Context: an optimization exercise on an open-source flow, tuned for small area. The choices shown serve that exercise and are no tape-out recipe. RTL that was checked went through simulation tests only; none was proved equivalent to the original. The series may have gaps, and a smaller design here may also do less where the tests do not look. Only the layout flow was run in run 2; the RTL was not checked for function there. No activity file was given, so power comes from the tool's default toggle rates.

**Run 1: PDN straps and rails**

Pins as bars on the die edge. Tap cells in grey.
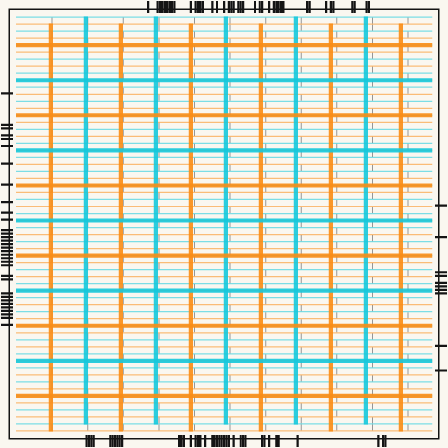
**Run 1: cells coloured by class**

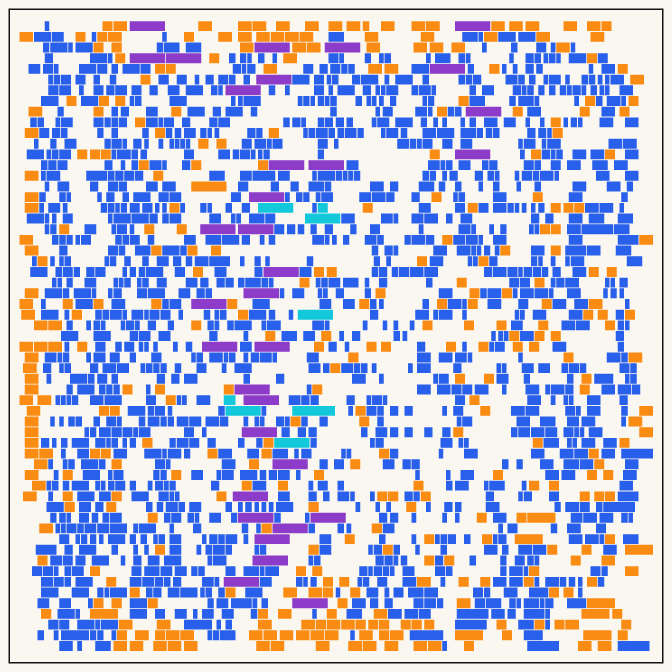
**Run 1: clock network drawn from the DEF**

Bar = 50 µm.
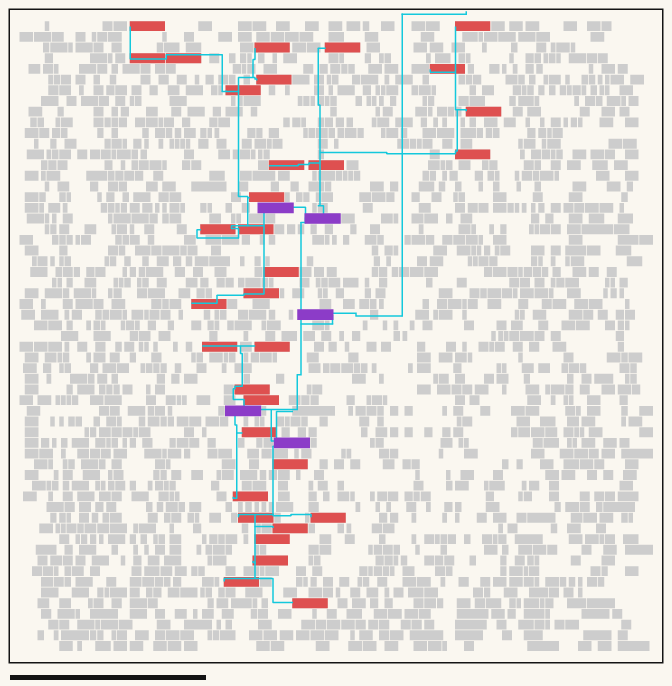
==> design/flow/design.v <==
module ALU (
  input wire clk,
  input wire reset,
  input wire [3:0] ALUop,
  input wire [31:0] rs1,
  input wire [31:0] rs2,
  input wire [13:0] imm,
  input wire [4:0] SA,
  input wire ALUEnable,
  output wire [31:0] result,
  output wire zero
);
  reg [31:0] reg_rd;
  reg zero_reg;
  reg [31:0] next_rd;
  always @(*) begin
      case (ALUop)
        4'b0000:  
          next_rd = rs1 & rs2;
        4'b0001:  
          next_rd = rs1 + rs2;
        4'b0010:  
          next_rd = rs1 - rs2;
        4'b0011:  
          next_rd = reg_rd;
        4'b0100:  
          next_rd = rs1 & { {18{imm[13]}}, imm };  
        4'b0101:  
          next_rd = rs1 + { {18{imm[13]}}, imm };  
        4'b0110:  
          next_rd = rs1 + imm;
        4'b0111:  
          next_rd = rs1 + imm;
        4'b1000:  
          next_rd = reg_rd;
        4'b1011:  
          next_rd = rs1 <<< SA;
        4'b1100:  
          next_rd = rs1 >>> SA;
        4'b1101:  
          next_rd = rs1 <<< rs2;
        4'b1110:  
          next_rd = rs1 >>> rs2;
        default:
          next_rd = 0;
      endcase
  end
  always @(posedge clk or posedge reset) begin
    if (reset) begin
      reg_rd <= 0;
      zero_reg <= 0;
    end
    else begin
      if (ALUEnable == 1'b1) begin
        reg_rd <= next_rd;
        if (ALUop == 4'b0011)       
          zero_reg <= (rs1 < rs2);
        else if (ALUop == 4'b1000)  
          zero_reg <= (rs1 == rs2);
        else
          zero_reg <= (next_rd == 0);
      end
    end
  end
  assign result = reg_rd;
  assign zero = zero_reg;
endmodule
==> design/flow/run.sh <==
#!/bin/bash
# synth_recipe.tcl (not shown) runs the flow's synth.tcl, then flattens the netlist and writes it again
# the make line also repeats each setting of config.mk as NAME=value (left out here)
make -C /OpenROAD-flow-scripts/flow DESIGN_CONFIG=/design/flow/config.mk WORK_HOME=/design/flow/orfs CLKGATE_MAP_FILE= SYNTH_SCRIPT=/design/flow/synth_recipe.tcl finish
==> design/flow/config.mk <==
export PLATFORM = sky130hd
export DESIGN_NAME = ALU
export DESIGN_NICKNAME = ALU
export VERILOG_FILES = /design/flow/design.v
export SDC_FILE = /design/flow/constraint.sdc
export NUM_CORES = 4
export LEC_CHECK = 0
export CAP_MARGIN = 20
export CORE_MARGIN = 2
export CORE_UTILIZATION = 40
export SLEW_MARGIN = 20
==> design/flow/constraint.sdc <==
create_clock -name core_clock -period 5.5 [get_ports {clk}]
set_input_delay 1.1000 -clock core_clock [delete_from_list [all_inputs] [get_ports {clk}]]
set_output_delay 1.1000 -clock core_clock [all_outputs]
set_load 0.01 [all_outputs]
==> impl_results.md, run 1 <==
* Run status: finished clean
* CTS Sinks at 33
* Pwr Density at 176 nW/µm²
* Vias in the first global route at 13312
* Critical path's largest stage delay at 0.50 ns
* Family with the most delay on the worst path: simple AND/OR/NAND/NOR gates
* Count leader, synth: nand2_1
* Initial core utilization at 40.5%
* VDD IR max at 0.138 mV
* Leading area contributor after synthesis: mux2i_1
* Cell area after layout at 13900 µm²
* Top-area cell type share of the netlist area at 12.0%
* Crit-path most repeated cell: buf_4
* Diode count at 0
* Initial DRC Count at 1827
* Slew Limit Fails at 0
* Max_slew headroom at 23.6%
* Most frequent cells in the layout: 227 x buf_4, 207 x nand2_1, 128 x a21oi_1
* Post-DR vias/cell at 6.69
* Synth unique cells at 87
* CTS tree: yes
* R2r setup slk at 2.72 ns
* R2R cell count at 11
* Crit. End Element: flip-flop
* Cell Area, Synth at 10500 µm²
* Post-Syn Instances at 1540
* Clock slew at reported path FFs at 0.07 ns
* Final wirelength at 59.0 mm
About 'PDN straps and rails':
legend:
  VSS:
    colour: orange
  VDD:
    colour: cyan
rows: 59
met5 straps: 11
met4 straps: 11
signal pins: 123
tap cells: 335

About 'cells coloured by class':
legend:
  sequential cells:
    colour: purple
    cells: 33
    share_of_their_area: 6.1%
  remaining buffers and delay cells:
    colour: orange
    cells: 358
    share_of_their_area: 23%
  remaining logic cells:
    colour: blue
    cells: 1400
    share_of_their_area: 70%
  clock drivers and dummy loads:
    colour: cyan
    cells: 8
    share_of_their_area: 1.3%

About 'clock network drawn from the DEF':
legend:
  clock-net drivers:
    colour: purple
    count: 5
  flip-flops:
    colour: red
    count: 33
  clock wires:
    colour: cyan
    length: 708 µm
routed clock nets: 6

run 1: final cells by class:
type / count / area [µm²]
Clock buffer: 5 / 125
Clock inverter: 3 / 46.3
Fill cell: 2642 / 12000
Inverter: 61 / 229
Multi-Input combinational cell: 1339 / 9130
Sequential cell: 33 / 826
Tap cell: 335 / 419
Timing Repair Buffer: 358 / 3110
run 1: where the power goes:
| part | internal (W) | switching, W |
|---|---|---|
| combinational | 0.000753 | 0.000993 |
| clock | 0.000215 | 0.000131 |
| sequential | 0.000287 | 0.0000588 |
| total | 0.00126 | 0.00118 |
run 1: cell families (layout without fill, tap and decap cells):
logic type | Yosys count | in the layout | synth area share, %
AO/OA/AOI/OAI | 523 | 523 | 32.5
XOR/XNOR | 43 | 43 | 3.59
adder cells (fa/ha/maj) | 68 | 68 | 8.25
buffers and inverters | 168 | 427 | 6.46
flip-flops | 33 | 33 | 7.87
multiplexers | 165 | 165 | 16.9
AND/OR/NAND/NOR | 540 | 540 | 24.4
run 1: per-layer routing:
layer  GRT usage (%)  part of all wire, %
met3            7.24                   11
met1            56.5                   41
met2            62.5                   43
met5               0                    0
met4            15.0                  4.4
**Run 1: congestion heat map**

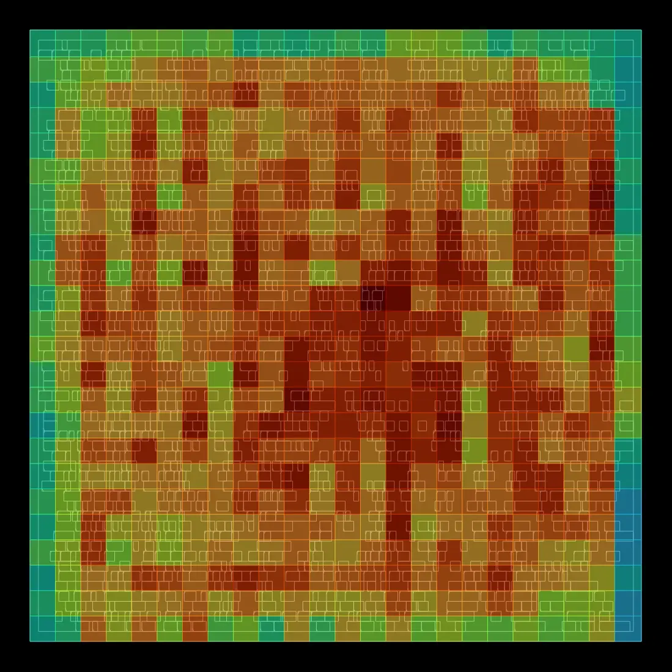

==> run 2, diff against run 1 <==
==> design/flow/design.v (replaced) <==
module ALU (
  input wire clk,
  input wire reset,
  input wire [3:0] ALUop,
  input wire [31:0] rs1,
  input wire [31:0] rs2,
  input wire [13:0] imm,
  input wire [4:0] SA,
  input wire ALUEnable,
  output wire [31:0] result,
  output wire zero
);
  reg [31:0] reg_rd;
  reg zero_reg;
  wire op_and  = (ALUop == 4'b0000) | (ALUop == 4'b0100);      
  wire op_sub  = (ALUop == 4'b0010) | (ALUop == 4'b0011) | (ALUop == 4'b1000);  
  wire op_arith = (ALUop == 4'b0001) | (ALUop == 4'b0010) | (ALUop == 4'b0101) |
                  (ALUop == 4'b0110) | (ALUop == 4'b0111) | (ALUop == 4'b1000);
  wire op_cmp  = (ALUop == 4'b0011);
  wire op_hold = (ALUop == 4'b0011) | (ALUop == 4'b1000);     
  wire op_imm  = ~ALUop[3] & ALUop[2];                         
  wire op_sext = ~ALUop[3] & ALUop[2] & ~ALUop[1];             
  wire op_shl  = (ALUop == 4'b1011) | (ALUop == 4'b1101);      
  wire op_shr  = (ALUop == 4'b1100) | (ALUop == 4'b1110);      
  wire op_var  = (ALUop == 4'b1101) | (ALUop == 4'b1110);      
  wire [31:0] immx = { {18{imm[13] & op_sext}}, imm };
  wire [31:0] b = op_imm ? immx : (rs2 ^ {32{op_sub}});
  wire [32:0] sum = {1'b0, rs1} + {1'b0, b} + {32'd0, op_sub};
  wire [31:0] andv = rs1 & b;
  wire [4:0] amt = op_var ? rs2[4:0] : SA;
  wire big = op_var & (|rs2[31:5]);
  reg [31:0] shin;
  integer i;
  always @(*) for (i = 0; i < 32; i = i + 1) shin[i] = op_shr ? rs1[31-i] : rs1[i];
  wire [31:0] sho = shin << amt;
  reg [31:0] shv;
  always @(*) for (i = 0; i < 32; i = i + 1)
    shv[i] = ~big & ((op_shl & sho[i]) | (op_shr & sho[31-i]));
  wire [31:0] nr = ({32{op_arith}} & sum[31:0]) | ({32{op_and}} & andv) | shv;
  wire nz = op_cmp ? ~sum[32] : ~|nr;
  always @(posedge clk or posedge reset) begin
    if (reset) begin
      reg_rd <= 0;
      zero_reg <= 0;
    end
    else if (ALUEnable) begin
      if (!op_hold)
        reg_rd <= nr;
      zero_reg <= nz;
    end
  end
  assign result = reg_rd;
  assign zero = zero_reg;
endmodule
==> design/flow/flow/run.sh (new file) <==
#!/bin/bash
# Standard ORFS layout, with the port buffers made of the smallest buffer cell.
set -euo pipefail
bash standard.sh synth > synth.log 2>&1
bash standard.sh 'BUFFER_PORTS_ARGS=-buffer_cell sky130_fd_sc_hd__buf_1' finish > layout.log 2>&1
==> design/flow/standard.sh (new file) <==
#!/bin/bash
# synth_recipe.tcl (not shown) runs the flow's synth.tcl, then flattens the netlist and writes it again
# the make line also repeats each setting of config.mk as NAME=value (left out here)
make -C /OpenROAD-flow-scripts/flow DESIGN_CONFIG=/design/flow/config.mk WORK_HOME=/design/flow/orfs CLKGATE_MAP_FILE= SYNTH_SCRIPT=/design/flow/synth_recipe.tcl "${@:-finish}"
==> design/flow/config.mk (replaced) <==
export PLATFORM = sky130hd
export DESIGN_NAME = ALU
export DESIGN_NICKNAME = ALU
export VERILOG_FILES = /design/flow/design.v
export SDC_FILE = /design/flow/constraint.sdc
export NUM_CORES = 4
export LEC_CHECK = 0
export CAP_MARGIN = 0
export CORE_MARGIN = 2
export CORE_UTILIZATION = 60
export GPL_TIMING_DRIVEN = 0
export SLEW_MARGIN = 0
removed: design/flow/run.sh
**Run 2: congestion heat map**

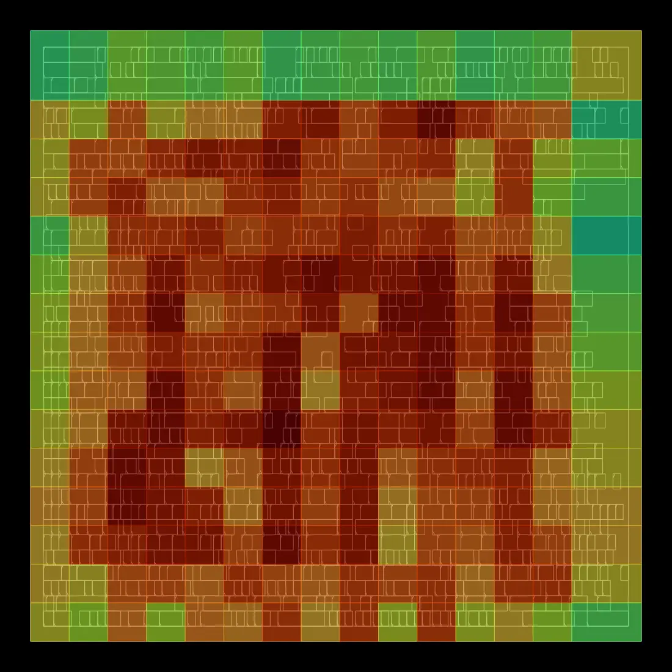
GRT Resource Usage Total: 48.2%
met2 GRT Util: 71.4%
Global Route met3 Usage: 16.4%
busiest layer in global routing: met2
wire per inst: 25.1 µm

==> run 2 against run 1 <==
Effect of this change: the layout now fails its checks (negative setup slack); worst setup slack got worse by 0.47 ns; first-iteration DRC count fell by 28%; combinational power down 31%; die area fell by 57%; maximum frequency shrank 8.2%; sequential power decreased by 8.4%; non-clock buffer count fell by 158; synthesized cell count is 42% lower; via count down 40%; clock power down 42%; largest power group unchanged.
==> impl_results.md, run 2 <==
* Run status: finished with violations
* Layout Check Fails: negative setup slack
* Multi-input comb cells at 792 (-41%)
* R2r setup slk at 4.62 ns (+1.90 ns)
* Met2 Wirelength at 12.2 mm (-52%)
* Family with the most delay on the worst path: simple AND/OR/NAND/NOR gates
* CLK BUF at 7 (+2)
* Net Sw Frac at 50.3% (+1.8 points)
* Met1 Use GR at 61.4% (+4.9 points)
* Signal buf overhead at 12.9% (-9.4 points)
* Critical path's largest stage delay at 0.56 ns (+0.06 ns)
* Top-area cell type share of the netlist area at 12.5% (+0.45 points)
* Cell area after layout at 7930 µm² (-43%)
* Vias in the first global route at 7635 (-43%)
* Int Pwr at 0.000857 W (-32%)
* Leading area contributor after synthesis: dfrtp_1
* Initial core utilization at 61.3% (+21 points)
* Fraction of area in multi-input gates at 72.8% (+7.0 points)
* Pwr Density at 218 nW/µm² (+24%)
* Non-CTS buffers at 200 (-44%)
* CP required at 5.71 ns
* Sequential share of power at 18.3% (+4.1 points)
* Storage cell area at 826 µm² (unchanged)
* Slew Limit Fails at 0 (unchanged)
* Met3 WL at 4.26 mm (-37%)
* PnR worst setup slack at -0.293 ns
* Area of the multi-input gates at 5770 µm² (-37%)
* Clock buf/inv share at 1.28% (+0.043 points)
* Largest Pwr Group: combinational cells
* FF+latch count at 33 (unchanged)
* Most frequent cells in the layout: 123 x buf_1, 92 x nand2_1, 86 x nor2_1
* Clock Power Share at 11.7% (-2.5 points)
* P_seq at 0.000317 W (-8.4%)
* DR top layer: met5
* Setup Viol. Count Final at 1
* Wl on met1 at 10.9 mm (-55%)
* Post-DR vias/cell at 7.22 (+8.0%)
* Inverters at 8 (-87%)
* Crit. End Element: flip-flop
* Floorplan row count at 38
* Max_slew headroom at 29.7% (+6.1 points)
* # fillers at 870 (-67%)
* Chip Height at 109 µm
* Initial DRC Count at 1319 (-28%)
* Sequential portion of the cell area at 10.4% (+4.5 points)
* Tapcell Cnt at 140 (-58%)
* Final wirelength at 29.6 mm (-50%)
* Psw at 0.000868 W (-27%)
* Gate power share at 69.9% (-1.7 points)
* R2R cell count at 2 (-9)
* Clock slew at reported path FFs at 0.07 ns (about the same)
* CTS Sinks at 33 (unchanged)
* Combinational power at 0.00121 W (-31%)
* CTS tree: yes
**Run 2: clock network drawn from the DEF**

Bar = 20 µm.
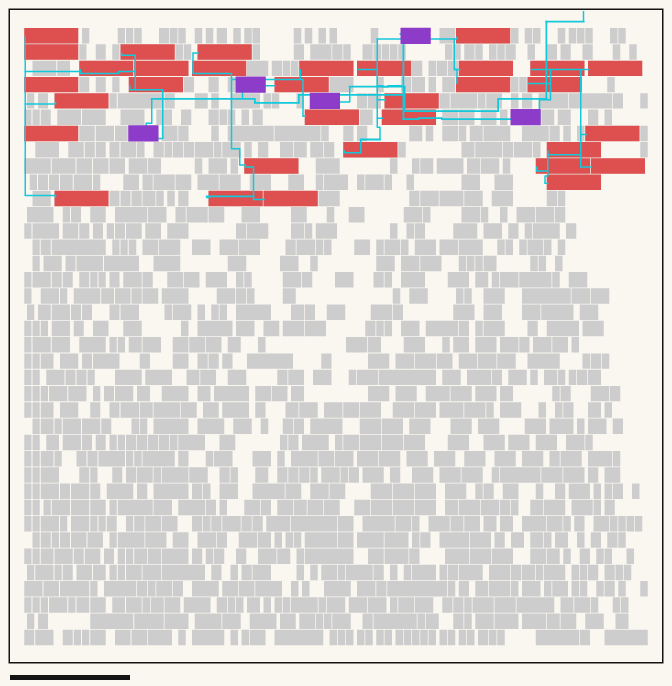
legend:
  clock wires:
    colour: cyan
    length: 430 µm
  flip-flops:
    colour: red
    count: 33
  clock-net drivers:
    colour: purple
    count: 5
flops lie: a horizontal strip, top
routed clock nets: 6

-- run 2: changes by cell type after synthesis, sizes merged, moves of 46 or more --
cell,delta
inv,-52
o21ai,-63
mux2i,-59
a21oi,-47
clkbuf,-46
nand2,-111
-- run 2: worst paths after layout --
check,startpoint,endpoint
max,ALUop[2],zero_reg$_DFFE_PP0P_
min,reg_rd[0]$_DFFE_PP0P_,reg_rd[0]$_DFFE_PP0P_
max reg2reg,zero_reg$_DFFE_PP0P_,zero_reg$_DFFE_PP0P_
min reg2reg,reg_rd[0]$_DFFE_PP0P_,reg_rd[0]$_DFFE_PP0P_
max in group asynchronous,reset,reg_rd[3]$_DFFE_PP0P_
min in group asynchronous,reset,reg_rd[11]$_DFFE_PP0P_
-- run 2: timing repair --
action / CTS / global route
setup buffers: 18 / 10
gates resized for setup: 56 / 24
gates cloned: 0 / 0
setup endpoints to repair: 2 / 1
pin swaps: 21 / 18
endpoints found under the hold margin: 0 / 0
-- run 2: cell families after synthesis --
family	synth area share [%]
buf+inv	4.61
fa+ha+maj	6.65
xor+xnor	7.82
mux	13.6
flops	12.5
simple gates	22.1
compound gates	32.8
**Run 2: metal layers overlaid**

Two of the layers only.
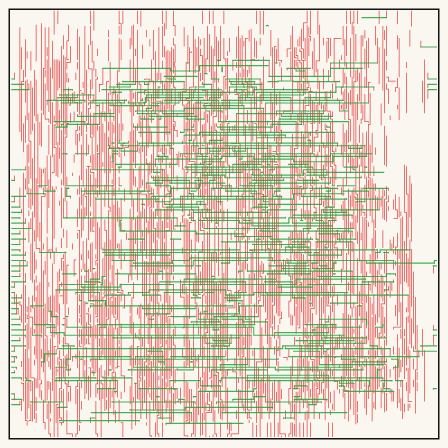

==> run 3: too many edits to list; what changed since run 2 <==
design/flow/design.v: 54 -> 607 lines; modules unchanged: 0
  ALU: edited, 54 -> 565 lines
  c_a21boi: new, 3 lines
  c_a21oi: new, 3 lines
  c_a221oi: new, 3 lines
  c_a222oi: new, 3 lines
  c_a22oi: new, 3 lines
  c_inv: new, 3 lines
  c_nand2: new, 3 lines
  c_nand4: new, 3 lines
  c_nor2: new, 3 lines
  c_nor4: new, 3 lines
  c_o21ai: new, 3 lines
  c_o221ai: new, 3 lines
  c_xnor2: new, 3 lines
  c_xor2: new, 3 lines
==> module c_o221ai as of run 3 <==
module c_o221ai (input wire a1, input wire a2, input wire b1, input wire b2, input wire c1, output wire y);
  assign y = ~((a1 | a2) & (b1 | b2) & c1);
endmodule
==> module c_inv as of run 3 <==
module c_inv (input wire a, output wire y);
  assign y = ~a;
endmodule
==> module c_nor2 as of run 3 <==
module c_nor2 (input wire a, input wire b, output wire y);
  assign y = ~(a | b);
endmodule
==> module c_nand4 as of run 3 <==
module c_nand4 (input wire a, input wire b, input wire c, input wire d, output wire y);
  assign y = ~(a & b & c & d);
endmodule
==> module c_a22oi as of run 3 <==
module c_a22oi (input wire a1, input wire a2, input wire b1, input wire b2, output wire y);
  assign y = ~((a1 & a2) | (b1 & b2));
endmodule
==> module c_a221oi as of run 3 <==
module c_a221oi (input wire a1, input wire a2, input wire b1, input wire b2, input wire c1, output wire y);
  assign y = ~((a1 & a2) | (b1 & b2) | c1);
endmodule
==> module c_xnor2 as of run 3 <==
module c_xnor2 (input wire a, input wire b, output wire y);
  assign y = ~(a ^ b);
endmodule
==> module c_o21ai as of run 3 <==
module c_o21ai (input wire a1, input wire a2, input wire b1, output wire y);
  assign y = ~((a1 | a2) & b1);
endmodule
==> module c_nand2 as of run 3 <==
module c_nand2 (input wire a, input wire b, output wire y);
  assign y = ~(a & b);
endmodule
==> module c_nor4 as of run 3 <==
module c_nor4 (input wire a, input wire b, input wire c, input wire d, output wire y);
  assign y = ~(a | b | c | d);
endmodule
==> module c_a222oi as of run 3 <==
module c_a222oi (input wire a1, input wire a2, input wire b1, input wire b2, input wire c1, input wire c2, output wire y);
  assign y = ~((a1 & a2) | (b1 & b2) | (c1 & c2));
endmodule
==> module c_a21oi as of run 3 <==
module c_a21oi (input wire a1, input wire a2, input wire b1, output wire y);
  assign y = ~((a1 & a2) | b1);
endmodule
==> module c_a21boi as of run 3 <==
module c_a21boi (input wire a1, input wire a2, input wire b1n, output wire y);
  assign y = ~((a1 & a2) | ~b1n);
endmodule
==> module c_xor2 as of run 3 <==
module c_xor2 (input wire a, input wire b, output wire y);
  assign y = a ^ b;
endmodule
==> design/flow/flow/run.sh (replaced) <==
#!/bin/bash
# The standard layout, with two changes: every logic cell starts from its smallest size before
# floorplanning (repair sizes up where timing needs it), and the port buffers are the smallest
# buffer cell. Each step's full output is in the logs of orfs/logs and in synth.log/layout.log.
set -euo pipefail
W=$(pwd)
bash standard.sh synth > synth.log 2>&1
bash standard.sh "PRE_FLOORPLAN_TCL=$W/flow/downsize.tcl" \
  'BUFFER_PORTS_ARGS=-buffer_cell sky130_fd_sc_hd__buf_1' finish > layout.log 2>&1
==> design/flow/flow/downsize.tcl (new file) <==
# Before floorplanning: every logic cell at its smallest drive strength. The flow's repair
# steps size up again where timing needs it. Flip-flops, clock cells and ties stay as they are.
set db [ord::get_db]
set n 0
foreach inst [[ord::get_db_block] getInsts] {
  set m [[$inst getMaster] getName]
  if { ![regexp {^(sky130_fd_sc_hd__([a-z0-9]+))_([0-9]+)$} $m -> base kind sz] } { continue }
  if { $sz <= 1 } { continue }
  if { [regexp {^(df|dl|sdf|edf|sedf|clk|conb|tap|fill|decap|diode|lpflow)} $kind] } { continue }
  foreach cand [list ${base}_1 ${base}_0] {
    if { [$db findMaster $cand] != "NULL" && [llength [get_lib_cells -quiet */$cand]] > 0 } {
      replace_cell [$inst getName] $cand
      incr n
      break
    }
  }
}
puts "downsize: $n cells set to their smallest size"
--- a/design/flow/config.mk
+++ b/design/flow/config.mk
@@ -8,5 +8,6 @@
 export CAP_MARGIN = 0
 export CORE_MARGIN = 2
-export CORE_UTILIZATION = 60
-export GPL_TIMING_DRIVEN = 0
+export CORE_UTILIZATION = 45
+export GPL_TIMING_DRIVEN = 1
 export SLEW_MARGIN = 0
+export SYNTH_HIERARCHICAL = 1
**Run 3: metal layers overlaid**

Two of the layers only.
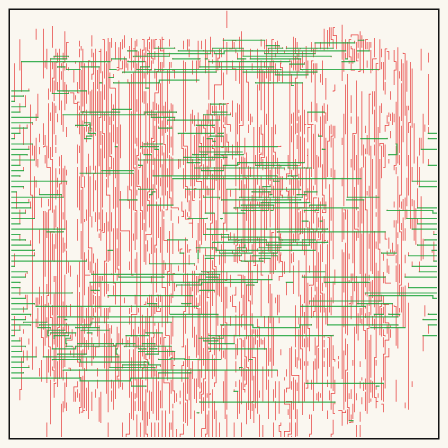
legend:
  M2:
    colour: red
    wire_length: 10100 µm
  M3:
    colour: green
    wire_length: 2600 µm

**Run 3: PDN straps and rails**

Pins as bars on the die edge. Tap cells in grey.
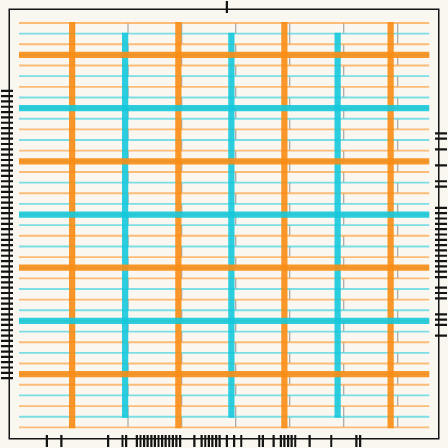
legend:
  VSS:
    colour: orange
  VDD:
    colour: cyan
rows: 38
met5 straps: 7
met1 rails: 39
tap cells: 140

==> run 3 against run 2 <==
Effect of this change: the run now finishes clean; sequential power rose by 16%; final cell count fell by 23%; global-route usage fell by 11 points; register-to-register slack got worse by 0.07 ns; maximum frequency rose by 10%; utilization fell by 18 points; wire length fell by 25%; sequential share of layout area rose by 3.7 points; largest cell class unchanged.
==> impl_results.md, run 3 <==
* Run status: finished clean
* Family with the most delay on the worst path: compound AO/OA/AOI/OAI gates
* Clock Latency Late Sink at 0.31 ns
* CTS Hold Bufs at 0
* Number of port buffers at 122
* Via Count at 6745
* Fin Hold WS at 0.522 ns
* GRT Resource Usage Total at 37.3% (-11 points)
* Pre-CTS setup slack at -0.0319 ns
* Critical path's largest stage delay at 0.94 ns (+0.38 ns)
* Final wirelength at 22.3 mm (-25%)
* Crit-path most repeated cell: a222oi_1
* Post-DP Area at 5900 µm²
* Crit Path Category: input port to flip-flop
* Clock slew at reported path FFs at 0.08 ns (about the same)
* Post-CTS setup buffer count at 0 (-18)
* VDD IR max at 0.154 mV
* CTS-repair resized insts at 0 (-100%)
* Levels on crit path at 11
* CTS tree: yes
* Grt total ovfl at 0
* Layout cells sized above 1 at 6.27%
* Final ANT Viol Nets at 0
* Cell area after layout at 6020 µm² (-24%)
* CTS Sinks at 34 (+3.0%)
* Slew Limit Fails at 0 (unchanged)
* Leading cell type in the layout, fill and taps excluded: buf_1
* Pwr Density at 256 nW/µm² (+18%)
* Hold Crit Depth at 1
* Die area at 12000 µm²
* Most frequent cells in the layout: 122 x buf_1, 102 x a22oi_1, 98 x a222oi_1
* Crit. End Element: flip-flop
* R2R cell count at 2 (unchanged)
* Initial core utilization at 46.1% (-15 points)
* Residual DRC at 0
* Initial DRC Count at 1377 (+4.4%)
* CP required at 5.73 ns (+0.02 ns)
* Chip Height at 109 µm (+0.33%)
* Initial antenna violation count at 0
* RSZ-0062 raised after global routing: no
* TritonRoute pass-1 iters at 17
* Post-DR vias/cell at 7.45 (+3.3%)
* Wire per inst at 24.6 µm (-2.0%)
* Vias in the first global route at 5837 (-24%)
* CTS H-tree depth at 2
* R2r setup slk at 4.55 ns (-0.07 ns)
* Max_slew headroom at 17.7% (-12 points)
* Final Non-Filler Cells at 905
* PnR worst setup slack at 0.245 ns (+0.538 ns)
* Clock buffer depth at 2
* Setup Viol. Count Final at 0 (-1)
* Floorplan row count at 38 (unchanged)
* HPWL after detailed placement at 17.1 mm
-- run 3: layout make-up --
cell class	count	area [µm²]
well taps	140	175
inverters	28	105
clock buffers	6	82.6
multi-input cells	543	4090
fillers	1058	4820
repair buffers	153	691
flip-flops and latches	34	851
clock inverters	1	30.0
-- run 3: worst paths after layout --
check / start / endpoint
setup / recovery: ALUop[3] / reg_rd[19]$_DFF_PP0_
hold / removal: zero_reg$_DFFE_PP0P_ / zero_reg$_DFFE_PP0P_
setup reg to reg: reg_rd[25]$_DFF_PP0_ / reg_rd[25]$_DFF_PP0_
hold reg to reg: zero_reg$_DFFE_PP0P_ / zero_reg$_DFFE_PP0P_
max in group asynchronous: reset / reg_rd[2]$_DFF_PP0_
min in group asynchronous: reset / reg_rd[13]$_DFF_PP0_
-- run 3: power by group --
group	internal, W	switching (W)
combinational	0.000355	0.000557
sequential	0.000307	0.0000609
clock	0.000145	0.000118
-- run 3: routing by layer --
layer,wire length (µm),global-route usage (%),vias to the layer above
met5,0,0,-
li1,-,-,2976
met4,1020,18.2,0
met3,2600,7.71,57
met1,8570,49.1,3192
met2,10100,58.0,520
**Run 3: congestion heat map**

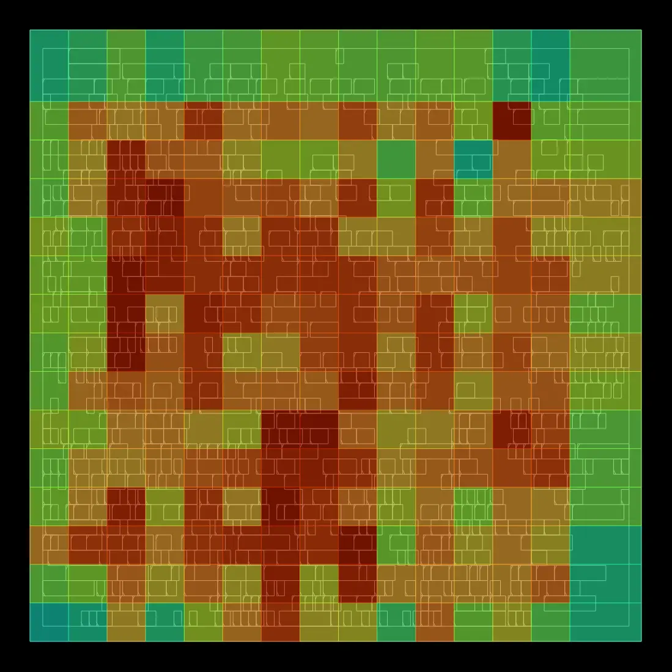

## Run 4: large edit since run 3, in outline
design/flow/design.v: 607 -> 651 lines; modules unchanged: 9
  ALU: edited, 565 -> 615 lines
  c_and3: new, 3 lines
  c_o211ai: new, 3 lines
  c_o22ai: new, 3 lines
  removed: c_a21boi, c_a221oi, c_a22oi, c_nand4, c_o221ai
==> module c_o22ai as of run 4 <==
module c_o22ai (input wire a1, input wire a2, input wire b1, input wire b2, output wire y);
  assign y = ~((a1 | a2) & (b1 | b2));
endmodule
==> module c_o211ai as of run 4 <==
module c_o211ai (input wire a1, input wire a2, input wire b1, input wire c1, output wire y);
  assign y = ~((a1 | a2) & b1 & c1);
endmodule
==> module c_and3 as of run 4 <==
module c_and3 (input wire a, input wire b, input wire c, output wire y);
  assign y = a & b & c;
endmodule
--- a/design/flow/config.mk
+++ b/design/flow/config.mk
@@ -9,4 +9,5 @@
 export CORE_MARGIN = 2
 export CORE_UTILIZATION = 45
+export CTS_BUF_LIST = sky130_fd_sc_hd__clkbuf_4
 export GPL_TIMING_DRIVEN = 1
 export SLEW_MARGIN = 0
**Run 4: congestion heat map**

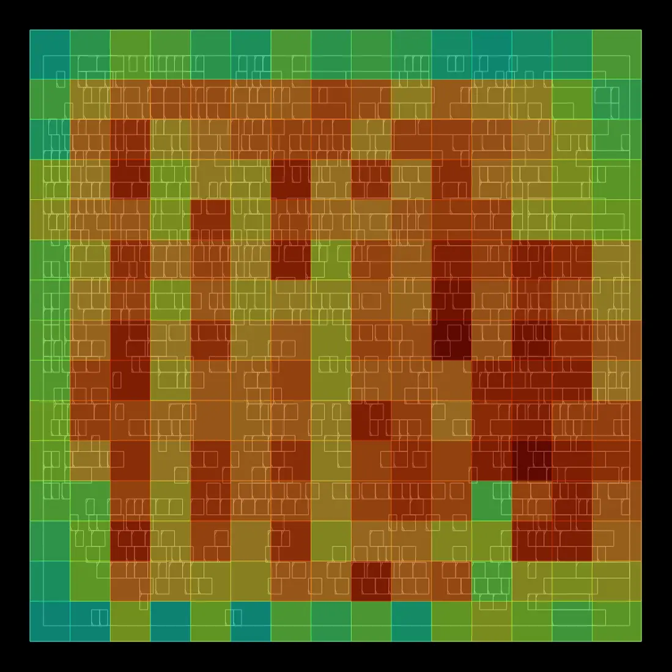
Global Route met3 Usage: 7.61%
wire per inst: 23.8 µm

**Run 4: cells coloured by class**

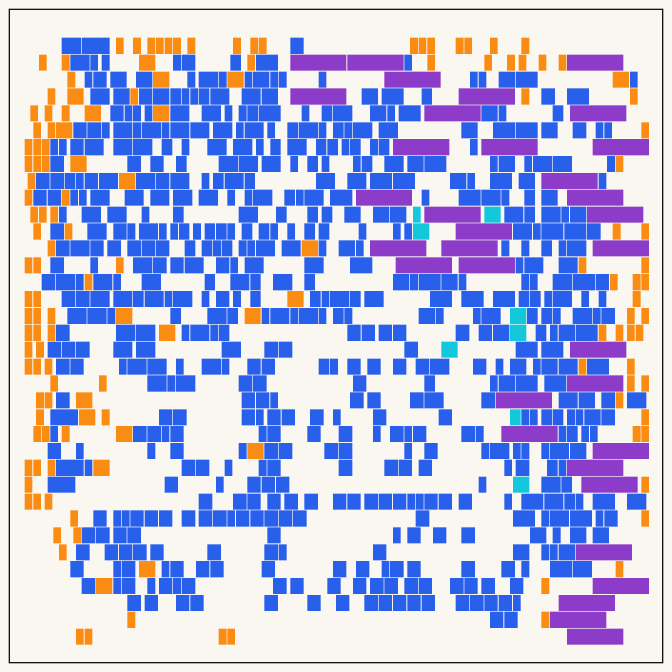
legend:
  clock drivers and dummy loads:
    colour: cyan
    cells: 8
    share_of_their_area: 1.0%
  remaining logic cells:
    colour: blue
    cells: 609
    share_of_their_area: 71%
  sequential cells:
    colour: purple
    cells: 34
    share_of_their_area: 16%
  remaining buffers and delay cells:
    colour: orange
    cells: 144
    share_of_their_area: 12%

==> run 4 against run 3 <==
Effect of this change: first-iteration DRC count down 23%; via count down 3.0%; cell area decreased by 9.2%; global-route usage rose by 1.2 points; sequential share of layout area grew 1.4 points; critical path depth up 9; sequential cell count stayed put; register-to-register slack lost 0.17 ns; clock skew unchanged; critical path type unchanged.
==> impl_results.md, run 4 <==
* Initial antenna violation count at 0 (unchanged)
* CTS Sinks at 34 (unchanged)
* Most frequent cells in the layout: 178 x o22ai_1, 122 x buf_1, 97 x nand2_1
* Grt total ovfl at 0 (unchanged)
* Run status: finished clean
* Final wirelength at 22.1 mm (-0.87%)
* Storage cell area at 851 µm² (unchanged)
* R2R cell count at 2 (unchanged)
* Clock slew at reported path FFs at 0.12 ns (+0.04 ns)
* Clock Latency Late Sink at 0.34 ns (+0.03 ns)
* Sequential share of power at 25.4% (+1.5 points)
* Int Pwr at 0.000709 W (-12%)
* Gate power share at 65.0% (+5.9 points)
* TritonRoute pass-1 iters at 11 (-6)
* Vias in the first global route at 5885 (+0.82%)
* Pwr Density at 269 nW/µm² (+4.9%)
* HPWL after detailed placement at 18.1 mm (+5.6%)
* VDD IR max at 0.135 mV (-12%)
* PnR worst setup slack at 0.462 ns (+0.216 ns)
* Post-DR vias/cell at 7.05 (-5.4%)
* Setup Viol. Count Final at 0 (unchanged)
* CTS H-tree depth at 2 (unchanged)
* Slew Limit Fails at 0 (unchanged)
* RSZ-0062 raised after global routing: no
* Post-CTS setup buffer count at 0 (unchanged)
* Family with the most delay on the worst path: compound AO/OA/AOI/OAI gates
* Via Count at 6544 (-3.0%)
* Post-DP Area at 5410 µm² (-8.3%)
* Max_slew headroom at 10.2% (-7.5 points)
* Crit-path most repeated cell: a21oi_1
* Fin Hold WS at 0.543 ns (+0.0212 ns)
* Gpl congestion at 0.996
* Hold path start: zero_reg$_DFFE_PP0P_
* Worst Hold End: zero_reg$_DFFE_PP0P_
* Leading cell type in the layout, fill and taps excluded: o22ai_1
* Die area at 11000 µm² (-7.8%)
* Crit Path Category: input port to flip-flop
* CP required at 5.71 ns (-0.02 ns)
* Clk pwr at 0.000141 W (-46%)
* Area of the multi-input gates at 3690 µm² (-9.6%)
* # fillers at 964 (-8.9%)
* Net Sw Frac at 51.8% (+4.1 points)
* R2r setup slk at 4.38 ns (-0.17 ns)
* Largest Pwr Group: combinational cells
* Clock buffer depth at 2 (unchanged)
* RR Startpoint: reg_rd[2]$_DFF_PP0_
* Combinational power at 0.000955 W (+4.7%)
* Number of port buffers at 122 (unchanged)
* Final ANT Viol Nets at 0 (unchanged)
* Final Non-Filler Cells at 928 (+2.5%)
* P_seq at 0.000374 W (+2%)
* GRT Resource Usage Total at 38.5% (+1.2 points)
* Chip Height at 105 µm (-4.0%)
* CTS Hold Bufs at 0 (unchanged)
* Pre-CTS setup slack at 0.242 ns (+0.274 ns)
* Cell area after layout at 5460 µm² (-9.2%)
* CTS-repair resized insts at 0 (unchanged)
* Residual DRC at 0 (unchanged)
* Psw at 0.000761 W (+3.4%)
* FF-to-FF End: reg_rd[2]$_DFF_PP0_
-- run 4: cell type report --
| type | count | area share (%) |
|---|---|---|
| repair buffers | 144 | 11.4 |
| inverters | 21 | 1.44 |
| multi-input cells | 588 | 67.6 |
| clock buffers | 5 | 0.687 |
| clock inverters | 3 | 0.298 |
| well taps | 133 | 3.05 |
| flip-flops and latches | 34 | 15.6 |
-- run 4: worst max-delay path by stage --
| stage | from | to | slack (ns) | cells past startpoint |
|---|---|---|---|---|
| floorplan | ALUop[2] | reg_rd[31]$_DFF_PP0_ | 0.1 | 20 |
| global placement | ALUop[1] | reg_rd[31]$_DFF_PP0_ | 0.54 | 20 |
| detailed placement | ALUop[1] | reg_rd[31]$_DFF_PP0_ | 0.24 | 20 |
| CTS | ALUop[1] | reg_rd[31]$_DFF_PP0_ | 0.58 | 20 |
| global route | ALUop[1] | reg_rd[31]$_DFF_PP0_ | 0.05 | 20 |
| finish | ALUop[1] | reg_rd[31]$_DFF_PP0_ | 0.46 | 20 |
-- run 4: routing by layer --
metal / GRT usage, % / wire (µm)
met5: 0 / 0
met4: 12.2 / 757
met3: 7.61 / 2870
met2: 59.5 / 9460
met1: 53.8 / 8970
**Run 4: metal layers overlaid**

Two of the layers only.
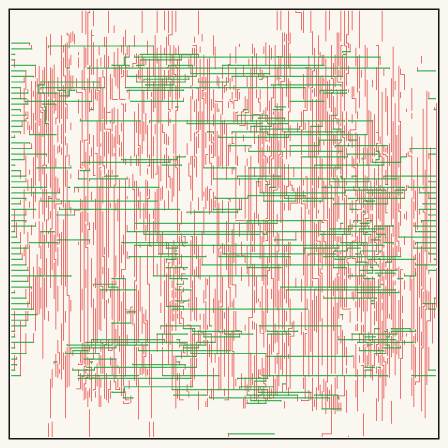

==> run 5, diff against run 4 <==
==> design/flow/flow/run.sh (replaced) <==
#!/bin/bash
# The standard layout, with three changes: every logic cell starts from its smallest size before
# floorplanning (repair sizes up where timing needs it), the port buffers are the smallest
# buffer cell, and clock tree synthesis adds no dummy loads. Each step's full output is in the
# logs of orfs/logs, and make's output in synth.log and layout.log.
set -euo pipefail
W=$(pwd)
bash standard.sh synth > synth.log 2>&1
bash standard.sh "PRE_FLOORPLAN_TCL=$W/flow/downsize.tcl" \
  'BUFFER_PORTS_ARGS=-buffer_cell sky130_fd_sc_hd__buf_1' \
  'CTS_ARGS=-sink_clustering_enable -repair_clock_nets -buf_list {sky130_fd_sc_hd__clkbuf_4 sky130_fd_sc_hd__clkbuf_8} -dont_use_dummy_load' \
  finish > layout.log 2>&1
==> design/flow/config.mk (replaced) <==
export PLATFORM = sky130hd
export DESIGN_NAME = ALU
export DESIGN_NICKNAME = ALU
export VERILOG_FILES = /design/flow/design.v
export SDC_FILE = /design/flow/constraint.sdc
export NUM_CORES = 4
export LEC_CHECK = 0
export CAP_MARGIN = 20
export CORE_MARGIN = 2
export CORE_UTILIZATION = 45
export GPL_TIMING_DRIVEN = 1
export SLEW_MARGIN = 20
export SYNTH_HIERARCHICAL = 1
**Run 5: metal layers overlaid**

Two of the layers only.
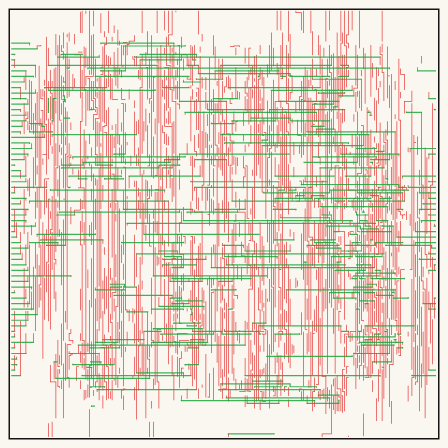
legend:
  M2:
    colour: red
    wire_length: 9550 µm
  M3:
    colour: green
    wire_length: 2990 µm

**Run 5: PDN straps and rails**

Pins as bars on the die edge. Tap cells in grey.
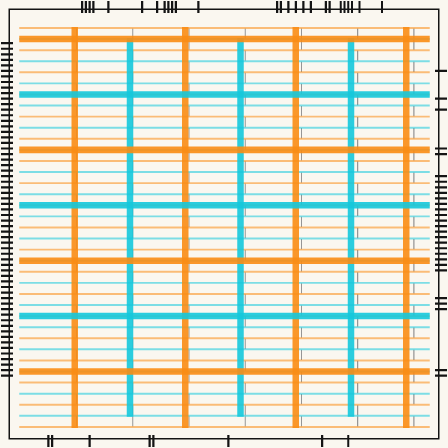
legend:
  VSS:
    colour: orange
  VDD:
    colour: cyan
met5 straps: 7
met1 rails: 37
met4 straps: 7

==> run 5 against run 4 <==
Effect of this change: final cell count shrank 0.32%; still clean; sequential power about the same; clock skew did not move.
==> impl_results.md, run 5 <==
* Run status: finished clean
* Met1 Use GR at 54.1% (+0.30 points)
* Post-CTS setup buffer count at 0 (unchanged)
* Setup Viol. Count Final at 0 (unchanged)
* Vias in the first global route at 5842 (-0.73%)
* Pwr Density at 273 nW/µm² (+1.5%)
* CTS-repair resized insts at 0 (unchanged)
* HPWL after detailed placement at 18.1 mm (unchanged)
* PnR worst setup slack at 0.568 ns (+0.107 ns)
* Met2 GRT Util at 59.7% (+0.23 points)
* CP required at 5.64 ns (-0.07 ns)
* DR top layer: met4
* Via Count at 6561 (+0.26%)
* Hold path start: zero_reg$_DFFE_PP0P_
* Grt total ovfl at 0 (unchanged)
* Most frequent cells in the layout: 178 x o22ai_1, 122 x buf_1, 96 x nand2_1
* Wl on met1 at 8.81 mm (-1.8%)
* Met3 WL at 2.99 mm (+4.2%)
* CTS Hold Bufs at 0 (unchanged)
* Clock slew at reported path FFs at 0.08 ns (-0.04 ns)
* Global Route met3 Usage at 6.61% (-1.0 points)
* Slew Limit Fails at 0 (unchanged)
* Leading cell type in the layout, fill and taps excluded: o22ai_1
* Crit Path Category: input port to flip-flop
* Pre-CTS setup slack at 0.242 ns (unchanged)
* CTS Sinks at 34 (unchanged)
* GRT Resource Usage Total at 38.5% (-0.065 points)
* Max_slew headroom at 33.8% (+24 points)
* CTS H-tree depth at 2 (unchanged)
* Residual DRC at 0 (unchanged)
* Clock buffer depth at 2 (unchanged)
* Initial antenna violation count at 0 (unchanged)
* Number of port buffers at 122 (unchanged)
* Gpl congestion at 0.996 (unchanged)
* Fin Hold WS at 0.536 ns (-0.00762 ns)
* Die area at 11000 µm² (unchanged)
* Busiest layer in global routing: met2
## run 5: final cells by class
cell class / instances / area, µm²
Sequential cell: 34 / 851
Fill cell: 960 / 4380
Multi-Input combinational cell: 588 / 3700
Tap cell: 133 / 166
Clock buffer: 5 / 68.8
Timing Repair Buffer: 144 / 623
Inverter: 21 / 78.8
## run 5: final timing paths
kind	to	slack, ns	depth (start not counted)
min in group asynchronous	reg_rd[21]$_DFF_PP0_	0.87	3
min	zero_reg$_DFFE_PP0P_	0.54	2
min reg2reg	zero_reg$_DFFE_PP0P_	0.54	2
max reg2reg	reg_rd[2]$_DFF_PP0_	4.38	2
max	reg_rd[31]$_DFF_PP0_	0.57	20
max in group asynchronous	reg_rd[2]$_DFF_PP0_	4.28	3
## run 5: stage by stage
step                      utilization (%)  instances  instance area [µm²]
after CTS                            55.5        925                 5480
after global placement               54.8        920                 5410
after floorplan                         -        645                 4600
final                                55.6        925                 5490
after detailed placement             54.8        920                 5410
after global routing                 55.6        925                 5490
## run 5: power by group
part	internal (W)	switching, W
Sequential	0.000309	0.0000639
Combinational	0.000353	0.000605
Clock	0.0000816	0.0000851
Total	0.000744	0.000754
**Run 5: congestion heat map**

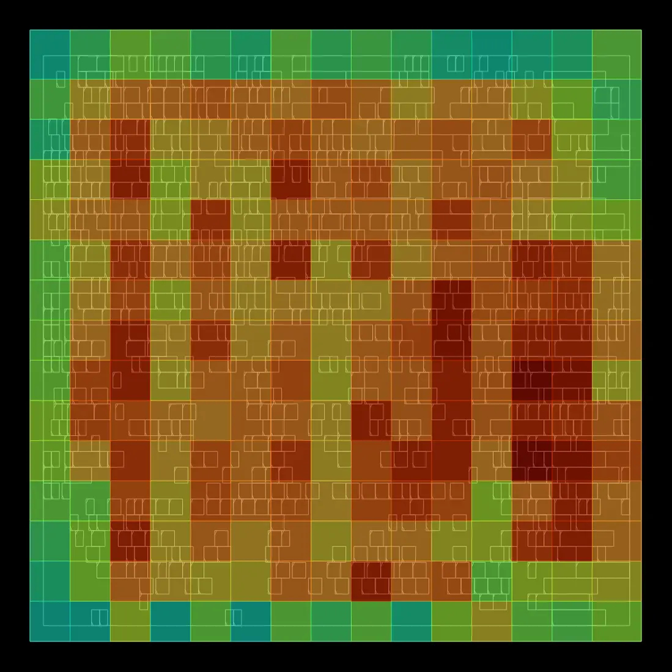

==> run 6, diff against run 5 <==
--- a/design/flow/design.v
+++ b/design/flow/design.v
@@ -38,7 +38,8 @@
   wire gl = sels & op_shl;
   wire gr = sels & op_shr;
   wire [31:0] d;
-  wire n1, n2, n3, n4, n5, n6, n7, n8, n9, n10, n11, n12, n13, n14, n15, n16, n17, n18, n19, n20, n21, n22, n23, n24, n25, n26, n27, n28, n29, n30, n31, n32, n33, n34, n35, n36, n37, n38, n39, n40, n41, n42, n43, n44, n45, n46, n47, n48, n49, n50, n51, n52, n53, n54, n55, n56, n57, n58, n59, n60, n61, n62, n63, n64, n65, n66, n67, n68, n69, n70, n71, n72, n73, n74, n75, n76, n77, n78, n79, n80, n81, n82, n83, n84, n85, n86, n87, n88, n89, n90, n91, n92, n93, n94, n95, n96, n97, n98, n99, n100, n101, n102, n103, n104, n105, n106, n107, n108, n109, n110, n111, n112, n113, n114, n115, n116, n117, n118, n119, n120, n121, n122, n123, n124, n125, n126, n127, n128, n129, n130, n131, n132, n133, n134, n135, n136, n137, n138, n139, n140, n141, n142, n143, n144, n145, n146, n147, n148, n149, n150, n151, n152, n153, n154, n155, n156, n157, n158, n159, n160, n161, n162, n163, n164, n165, n166, n167, n168, n169, n170, n171, n172, n173, n174, n175, n176, n177, n178, n179, n180, n181, n182, n183, n184, n185, n186, n187, n188, n189, n190, n191, n192, n193, n194, n195, n196, n197, n198, n199, n200, n201, n202, n203, n204, n205, n206, n207, n208, n209, n210, n211, n212, n213, n214, n215, n216, n217, n218, n219, n220, n221, n222, n223, n224, n225, n226, n227, n228, n229, n230, n231, n232, n233, n234, n235, n236, n237, n238, n239, n240, n241, n242, n243, n244, n245, n246, n247, n248, n249, n250, n251, n252, n253, n264, n265, n266, n267, n268, n269, n270, n271, n272, n273, n274, n275, n276, n277, n278, n279, n280, n281, n282, n283, n284, n285, n286, n287, n288, n289, n290, n291, n292, n293, n294, n295, n296, n297, n298, n299, n300, n301, n302, n303, n304, n305, n306, n307, n308, n309, n310, n311, n312, n313, n314, n315, n316, n317, n318, n319, n320, n321, n322, n323, n324, n325, n326, n327, n328, n329, n330, n331, n332, n333, n334, n335, n336, n337, n338, n339, n340, n341, n342, n343, n344, n345, n346, n347, n348, n349, n350, n351, n352, n353, n354, n355, n356, n357, n358, n359, n360, n361, n362, n363, n364, n365, n366, n367, n368, n369, n370, n371, n372, n373, n374, n375, n376, n377, n378, n379, n380, n381, n382, n383, n384, n385, n386, n387, n388, n389, n390, n391, n392, n393, n394, n395, n396, n397, n398, n399, n400, n401, n402, n403, n404, n405, n406, n407, n408, n409, n410, n411, n412, n413, n414, n415, n416, n417, n418, n419, n420, n421, n422, n423, n424, n425, n426, n427, n428, n429, n430, n431, n432, n433, n434, n435, n436, n437, n438, n439, n440, n441, n442, n443, n444, n445, n446, n447, n448, n449, n450, n451, n452, n453, n454, n455, n456, n457, n458, n459, n460, n461, n462, n463, n464, n465, n466, n467, n468, n469, n470, n471, n472, n473, n474, n475, n476, n477, n478, n479, n480, n481, n482, n483, n484, n485, n486, n487, n488, n490, n492, n494, n496, n498, n500, n502, n504, n506, n508, n510, n512, n514, n516, n518, n520, n522, n524, n526, n528, n530, n532, n534, n536, n538, n540, n542, n544, n546, n548, n550, n552, n553;
+  wire dz;
+  wire n1, n2, n3, n4, n5, n6, n7, n8, n9, n10, n11, n12, n13, n14, n15, n16, n17, n18, n19, n20, n21, n22, n23, n24, n25, n26, n27, n28, n29, n30, n31, n32, n33, n34, n35, n36, n37, n38, n39, n40, n41, n42, n43, n44, n45, n46, n47, n48, n49, n50, n51, n52, n53, n54, n55, n56, n57, n58, n59, n60, n61, n62, n63, n64, n65, n66, n67, n68, n69, n70, n71, n72, n73, n74, n75, n76, n77, n78, n79, n80, n81, n82, n83, n84, n85, n86, n87, n88, n89, n90, n91, n92, n93, n94, n95, n96, n97, n98, n99, n100, n101, n102, n103, n104, n105, n106, n107, n108, n109, n110, n111, n112, n113, n114, n115, n116, n117, n118, n119, n120, n121, n122, n123, n124, n125, n126, n127, n128, n129, n130, n131, n132, n133, n134, n135, n136, n137, n138, n139, n140, n141, n142, n143, n144, n145, n146, n147, n148, n149, n150, n151, n152, n153, n154, n155, n156, n157, n158, n159, n160, n161, n162, n163, n164, n165, n166, n167, n168, n169, n170, n171, n172, n173, n174, n175, n176, n177, n178, n179, n180, n181, n182, n183, n184, n185, n186, n187, n188, n189, n190, n191, n192, n193, n194, n195, n196, n197, n198, n199, n200, n201, n202, n203, n204, n205, n206, n207, n208, n209, n210, n211, n212, n213, n214, n215, n216, n217, n218, n219, n220, n221, n222, n223, n224, n225, n226, n227, n228, n229, n230, n231, n232, n233, n234, n235, n236, n237, n238, n239, n240, n241, n242, n243, n244, n245, n246, n247, n248, n249, n250, n251, n252, n253, n264, n265, n266, n267, n268, n269, n270, n271, n272, n273, n274, n275, n276, n277, n278, n279, n280, n281, n282, n283, n284, n285, n286, n287, n288, n289, n290, n291, n292, n293, n294, n295, n296, n297, n298, n299, n300, n301, n302, n303, n304, n305, n306, n307, n308, n309, n310, n311, n312, n313, n314, n315, n316, n317, n318, n319, n320, n321, n322, n323, n324, n325, n326, n327, n328, n329, n330, n331, n332, n333, n334, n335, n336, n337, n338, n339, n340, n341, n342, n343, n344, n345, n346, n347, n348, n349, n350, n351, n352, n353, n354, n355, n356, n357, n358, n359, n360, n361, n362, n363, n364, n365, n366, n367, n368, n369, n370, n371, n372, n373, n374, n375, n376, n377, n378, n379, n380, n381, n382, n383, n384, n385, n386, n387, n388, n389, n390, n391, n392, n393, n394, n395, n396, n397, n398, n399, n400, n401, n402, n403, n404, n405, n406, n407, n408, n409, n410, n411, n412, n413, n414, n415, n416, n417, n418, n419, n420, n421, n422, n423, n424, n425, n426, n427, n428, n429, n430, n431, n432, n433, n434, n435, n436, n437, n438, n439, n440, n441, n442, n443, n444, n445, n446, n447, n448, n449, n450, n451, n452, n453, n454, n455, n456, n457, n458, n459, n460, n461, n462, n463, n464, n465, n466, n467, n468, n469, n470, n471, n472, n473, n474, n475, n476, n477, n478, n479, n480, n481, n482, n483, n484, n485, n486, n487, n488, n490, n492, n494, n496, n498, n500, n502, n504, n506, n508, n510, n512, n514, n516, n518, n520, n522, n524, n526, n528, n530, n532, n534, n536, n538, n540, n542, n544, n546, n548, n550, n552, n553, n554, n555, n556, n557, n558, n559, n560, n561, n562, n563, n564, n565, n566, n567, n568, n569, n570, n571, n572, n573, n575, n576;
   c_o22ai u1 (.a1(nimm), .a2(imm[0]), .b1(op_imm), .b2(rs2[0]), .y(n1));
   c_xnor2 u2 (.a(n1), .b(op_sub), .y(n2));
   c_o22ai u3 (.a1(nimm), .a2(imm[1]), .b1(op_imm), .b2(rs2[1]), .y(n3));
@@ -590,28 +591,46 @@
   c_o211ai u549 (.a1(nselb), .a2(n127), .b1(n486), .c1(n548), .y(d[30]));
   c_a222oi u550 (.a1(selh), .a2(reg_rd[31]), .b1(sela), .b2(n253), .c1(gl), .c2(n455), .y(n550));
   c_o211ai u551 (.a1(nselb), .a2(n128), .b1(n487), .c1(n550), .y(d[31]));
-  c_nor4 u552 (.a(n186), .b(n164), .c(n66), .d(n65), .y(n552));
-  c_and3 u553 (.a(n179), .b(n133), .c(n552), .y(n553));
-  reg zmode;
-  wire cmp_lt = ~n187;
-  wire flag_next = op_cmp ? cmp_lt : n553;
+  c_nor2 u552 (.a(d[0]), .b(d[1]), .y(n552));
+  c_nor2 u553 (.a(d[2]), .b(d[3]), .y(n553));
+  c_nor2 u554 (.a(d[4]), .b(d[5]), .y(n554));
+  c_nor2 u555 (.a(d[6]), .b(d[7]), .y(n555));
+  c_nor2 u556 (.a(d[8]), .b(d[9]), .y(n556));
+  c_nor2 u557 (.a(d[10]), .b(d[11]), .y(n557));
+  c_nor2 u558 (.a(d[12]), .b(d[13]), .y(n558));
+  c_nor2 u559 (.a(d[14]), .b(d[15]), .y(n559));
+  c_nor2 u560 (.a(d[16]), .b(d[17]), .y(n560));
+  c_nor2 u561 (.a(d[18]), .b(d[19]), .y(n561));
+  c_nor2 u562 (.a(d[20]), .b(d[21]), .y(n562));
+  c_nor2 u563 (.a(d[22]), .b(d[23]), .y(n563));
+  c_nor2 u564 (.a(d[24]), .b(d[25]), .y(n564));
+  c_nor2 u565 (.a(d[26]), .b(d[27]), .y(n565));
+  c_nor2 u566 (.a(d[28]), .b(d[29]), .y(n566));
+  c_nor2 u567 (.a(d[30]), .b(d[31]), .y(n567));
+  c_nand4 u568 (.a(n552), .b(n553), .c(n554), .d(n555), .y(n568));
+  c_nand4 u569 (.a(n556), .b(n557), .c(n558), .d(n559), .y(n569));
+  c_nand4 u570 (.a(n560), .b(n561), .c(n562), .d(n563), .y(n570));
+  c_nand4 u571 (.a(n564), .b(n565), .c(n566), .d(n567), .y(n571));
+  c_nor2 u572 (.a(n568), .b(n569), .y(n572));
+  c_nor2 u573 (.a(n570), .b(n571), .y(n573));
+  c_a31o u574 (.a1(n572), .a2(n573), .a3(zx), .b1(zy), .y(dz));
+  c_nor4 u575 (.a(n186), .b(n164), .c(n66), .d(n65), .y(n575));
+  c_and3 u576 (.a(n179), .b(n133), .c(n575), .y(n576));
+  wire zx = ALUEnable & ~op_cmp & ~op_beq;
+  wire zy = (~ALUEnable & zero_reg) | (ALUEnable & op_cmp & ~n187) |
+            (ALUEnable & op_beq & n576);
   always @(posedge clk or posedge reset) begin
     if (reset) begin
       reg_rd <= 0;
       zero_reg <= 0;
-      zmode <= 0;
     end
     else begin
       reg_rd <= d;
-      if (ALUEnable) begin
-        zmode <= ~op_hold;
-        if (op_hold)
-          zero_reg <= flag_next;
-      end
+      zero_reg <= dz;
     end
   end
   assign result = reg_rd;
-  assign zero = zmode ? ~|reg_rd : zero_reg;
+  assign zero = zero_reg;
 endmodule
 module c_a21oi (input wire a1, input wire a2, input wire b1, output wire y);
   assign y = ~((a1 & a2) | b1);
@@ -619,6 +638,9 @@
 module c_a222oi (input wire a1, input wire a2, input wire b1, input wire b2, input wire c1, input wire c2, output wire y);
   assign y = ~((a1 & a2) | (b1 & b2) | (c1 & c2));
 endmodule
+module c_a31o (input wire a1, input wire a2, input wire a3, input wire b1, output wire y);
+  assign y = (a1 & a2 & a3) | b1;
+endmodule
 module c_and3 (input wire a, input wire b, input wire c, output wire y);
   assign y = a & b & c;
 endmodule
@@ -628,6 +650,9 @@
 module c_nand2 (input wire a, input wire b, output wire y);
   assign y = ~(a & b);
 endmodule
+module c_nand4 (input wire a, input wire b, input wire c, input wire d, output wire y);
+  assign y = ~(a & b & c & d);
+endmodule
 module c_nor2 (input wire a, input wire b, output wire y);
   assign y = ~(a | b);
 endmodule
--- a/design/flow/config.mk
+++ b/design/flow/config.mk
@@ -9,5 +9,6 @@
 export CORE_MARGIN = 2
 export CORE_UTILIZATION = 45
 export GPL_TIMING_DRIVEN = 1
+export SETUP_SLACK_MARGIN = 0.2
 export SLEW_MARGIN = 20
 export SYNTH_HIERARCHICAL = 1
**Run 6: congestion heat map**

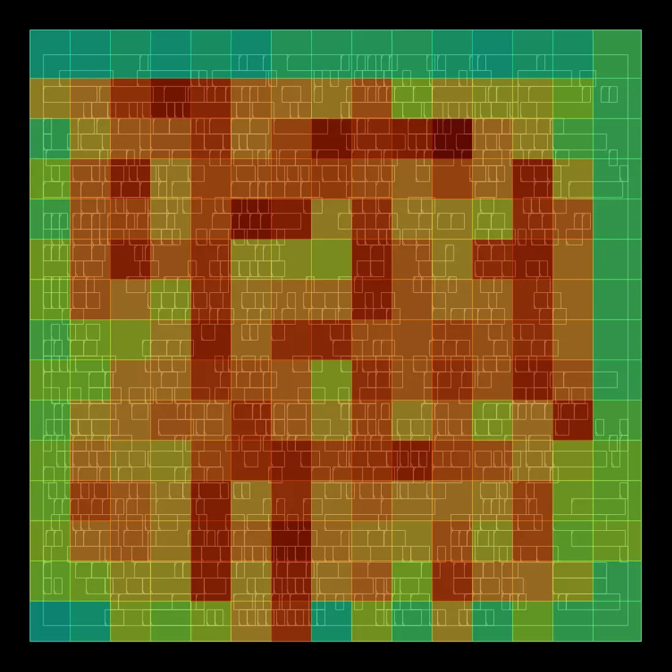
wire per inst: 22.7 µm
GRT Resource Usage Total: 36.9%
post-layout util: 57.0%
met1 Use GR: 51.1%

==> run 6 against run 5 <==
Effect of this change: still clean; highest routed layer unchanged; hold slack improved by 0.063 ns; die area fell by 0.31%; synthesized cell count increased by 0.93%; largest cell class unchanged; combinational power up 3.9%.
==> impl_results.md, run 6 <==
* Run status: finished clean
* DR top layer: met4
* Sequential portion of the cell area at 14.8% (-0.74 points)
* FF+latch count at 33 (-2.9%)
* HPWL after detailed placement at 16.9 mm (-6.3%)
* Critical Path End: zero_reg$_DFF_PP0_
* Grt total ovfl at 0 (unchanged)
* CLK BUF at 5 (unchanged)
* Die area at 11000 µm² (-0.31%)
* Fraction of area in multi-input gates at 67.5% (about the same)
* Number of port buffers at 122 (unchanged)
* FF-to-FF End: zero_reg$_DFF_PP0_
* Max_slew headroom at 40.1% (+6.2 points)
* Initial antenna violation count at 0 (unchanged)
* Inverters at 20 (-4.8%)
* Hold Crit Depth at 2 (unchanged)
* Met3 WL at 2.95 mm (-1.4%)
* CTS Sinks at 33 (-2.9%)
* Setup Viol. Count Final at 0 (unchanged)
* Multi-input comb cells at 597 (+1.5%)
* Global Route met3 Usage at 7.61% (+1.0 points)
* Gpl congestion at 1.02 (+2.9%)
* Cell area after layout at 5590 µm² (+1.9%)
* Clock Power Share at 11.6% (+0.5 points)
* Placed instance count at 934 (+1.5%)
* Clk pwr at 0.000175 W (+5%)
* Clock buf/inv share at 1.23% (-0.024 points)
* Busiest layer in global routing: met2
* Psw at 0.000759 W (+0.70%)
* Fin Hold WS at 0.599 ns (+0.0630 ns)
* Net Sw Frac at 50.3% (about the same)
* Met2 GRT Util at 56.8% (-2.9 points)
* CP required at 5.73 ns (+0.09 ns)
* Signal buf overhead at 12.1% (+0.75 points)
* Storage cell area at 826 µm² (-2.9%)
* CTS Hold Bufs at 0 (unchanged)
* Gate power share at 66.0% (+2.1 points)
* Clock buffer depth at 2 (unchanged)
* Area of the multi-input gates at 3770 µm² (+2.0%)
* # fillers at 991 (+3.2%)
* PnR worst setup slack at 0.463 ns (-0.105 ns)
* R2r setup slk at 3.52 ns (-0.86 ns)
* Clock slew at reported path FFs at 0.07 ns (about the same)
* Int Pwr at 0.000749 W (+0.57%)
* Tapcell Cnt at 133 (unchanged)
* R2R cell count at 6 (+4)
* Sequential share of power at 22.4% (-2.5 points)
* Leading cell type in the layout, fill and taps excluded: o22ai_1
**Run 6: cells coloured by class**

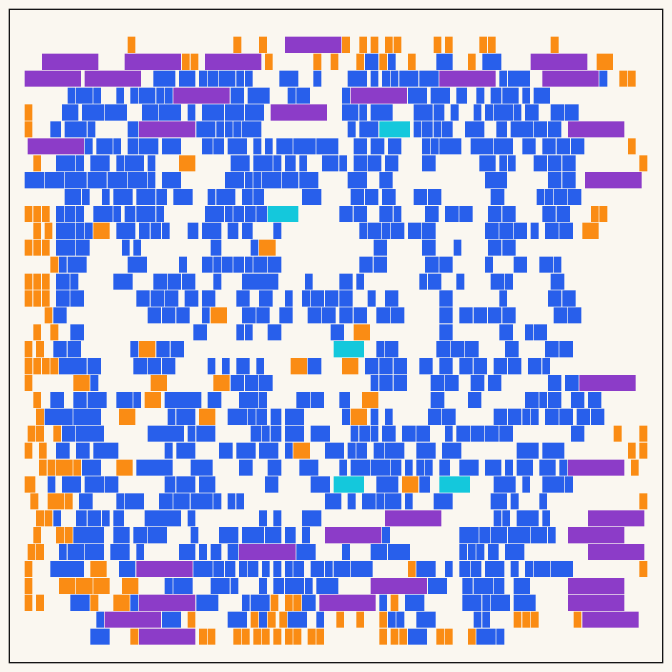
legend:
  remaining logic cells:
    colour: blue
    cells: 617
    share_of_their_area: 71%
  remaining buffers and delay cells:
    colour: orange
    cells: 151
    share_of_their_area: 12%
  sequential cells:
    colour: purple
    cells: 33
    share_of_their_area: 15%
  clock-net drivers:
    colour: cyan
    cells: 5
    share_of_their_area: 1.3%

## run 6: worst register-to-register path, cell delays in order, from the launching register on
cell      delay, ns
dfrtp_1        0.40
a222oi_1       0.44
o211ai_1       0.27
nor2_1         0.25
nand4_1        0.23
nor2_1         0.19
a31o_1         0.15
## run 6: timing repair
item | CTS | global route
endpoints found under the hold margin | 0 | 0
pin swaps | 0 | 2
resized for setup | 2 | 11
buffers inserted | 0 | 0
setup endpoints to repair | 1 | 1
## run 6: worst min path at each step
stage | start | end | slack [ns]
after floorplan | reg_rd[29]$_DFF_PP0_ | reg_rd[29]$_DFF_PP0_ | 0.62
after global placement | reg_rd[19]$_DFF_PP0_ | reg_rd[19]$_DFF_PP0_ | 0.57
after detailed placement | reg_rd[19]$_DFF_PP0_ | reg_rd[19]$_DFF_PP0_ | 0.58
after CTS | reg_rd[20]$_DFF_PP0_ | reg_rd[20]$_DFF_PP0_ | 0.59
after global routing | reg_rd[19]$_DFF_PP0_ | reg_rd[19]$_DFF_PP0_ | 0.63
final | reg_rd[19]$_DFF_PP0_ | reg_rd[19]$_DFF_PP0_ | 0.60

==> what the ideal ports hide <==
The flow's constraints put no driver on any port. The routed layouts listed below were extracted and timed again, unchanged, in two steps.
Step 1 assumes that a clkbuf_16 drives the clock port and a buf_2 every other input.
Step 2 also shifts input and output timing later by t, the mid clock arrival at the registers, as if the neighbouring blocks saw the same clock.
Three values: ideal ports, drivers, drivers and shift; two values: the first two.
run	t (ns)	slack for setup (ns)	hold slack, ns
run 1	0.335	0.181 / 0.199 / -0.136	0.539 / 0.539 / 0.539
run 2	0.317	-0.293 / -0.295 / -0.612	0.521 / 0.521 / 0.521
run 3	0.354	0.245 / 0.258 / -0.096	0.522 / 0.522 / 0.522
run 4	0.368	0.462 / 0.457 / 0.089	0.543 / 0.543 / 0.543
run 5	0.308	0.568 / 0.565 / 0.257	0.536 / 0.536 / 0.536
run 6	0.326	0.463 / 0.477 / 0.151	0.599 / 0.599 / 0.599
Met with ideal ports but missed after step 2: setup timing in run 1 and run 3. The setup slack of run 4, which loses most, moves by -0.005 ns with the drivers and by -0.373 ns with both steps.
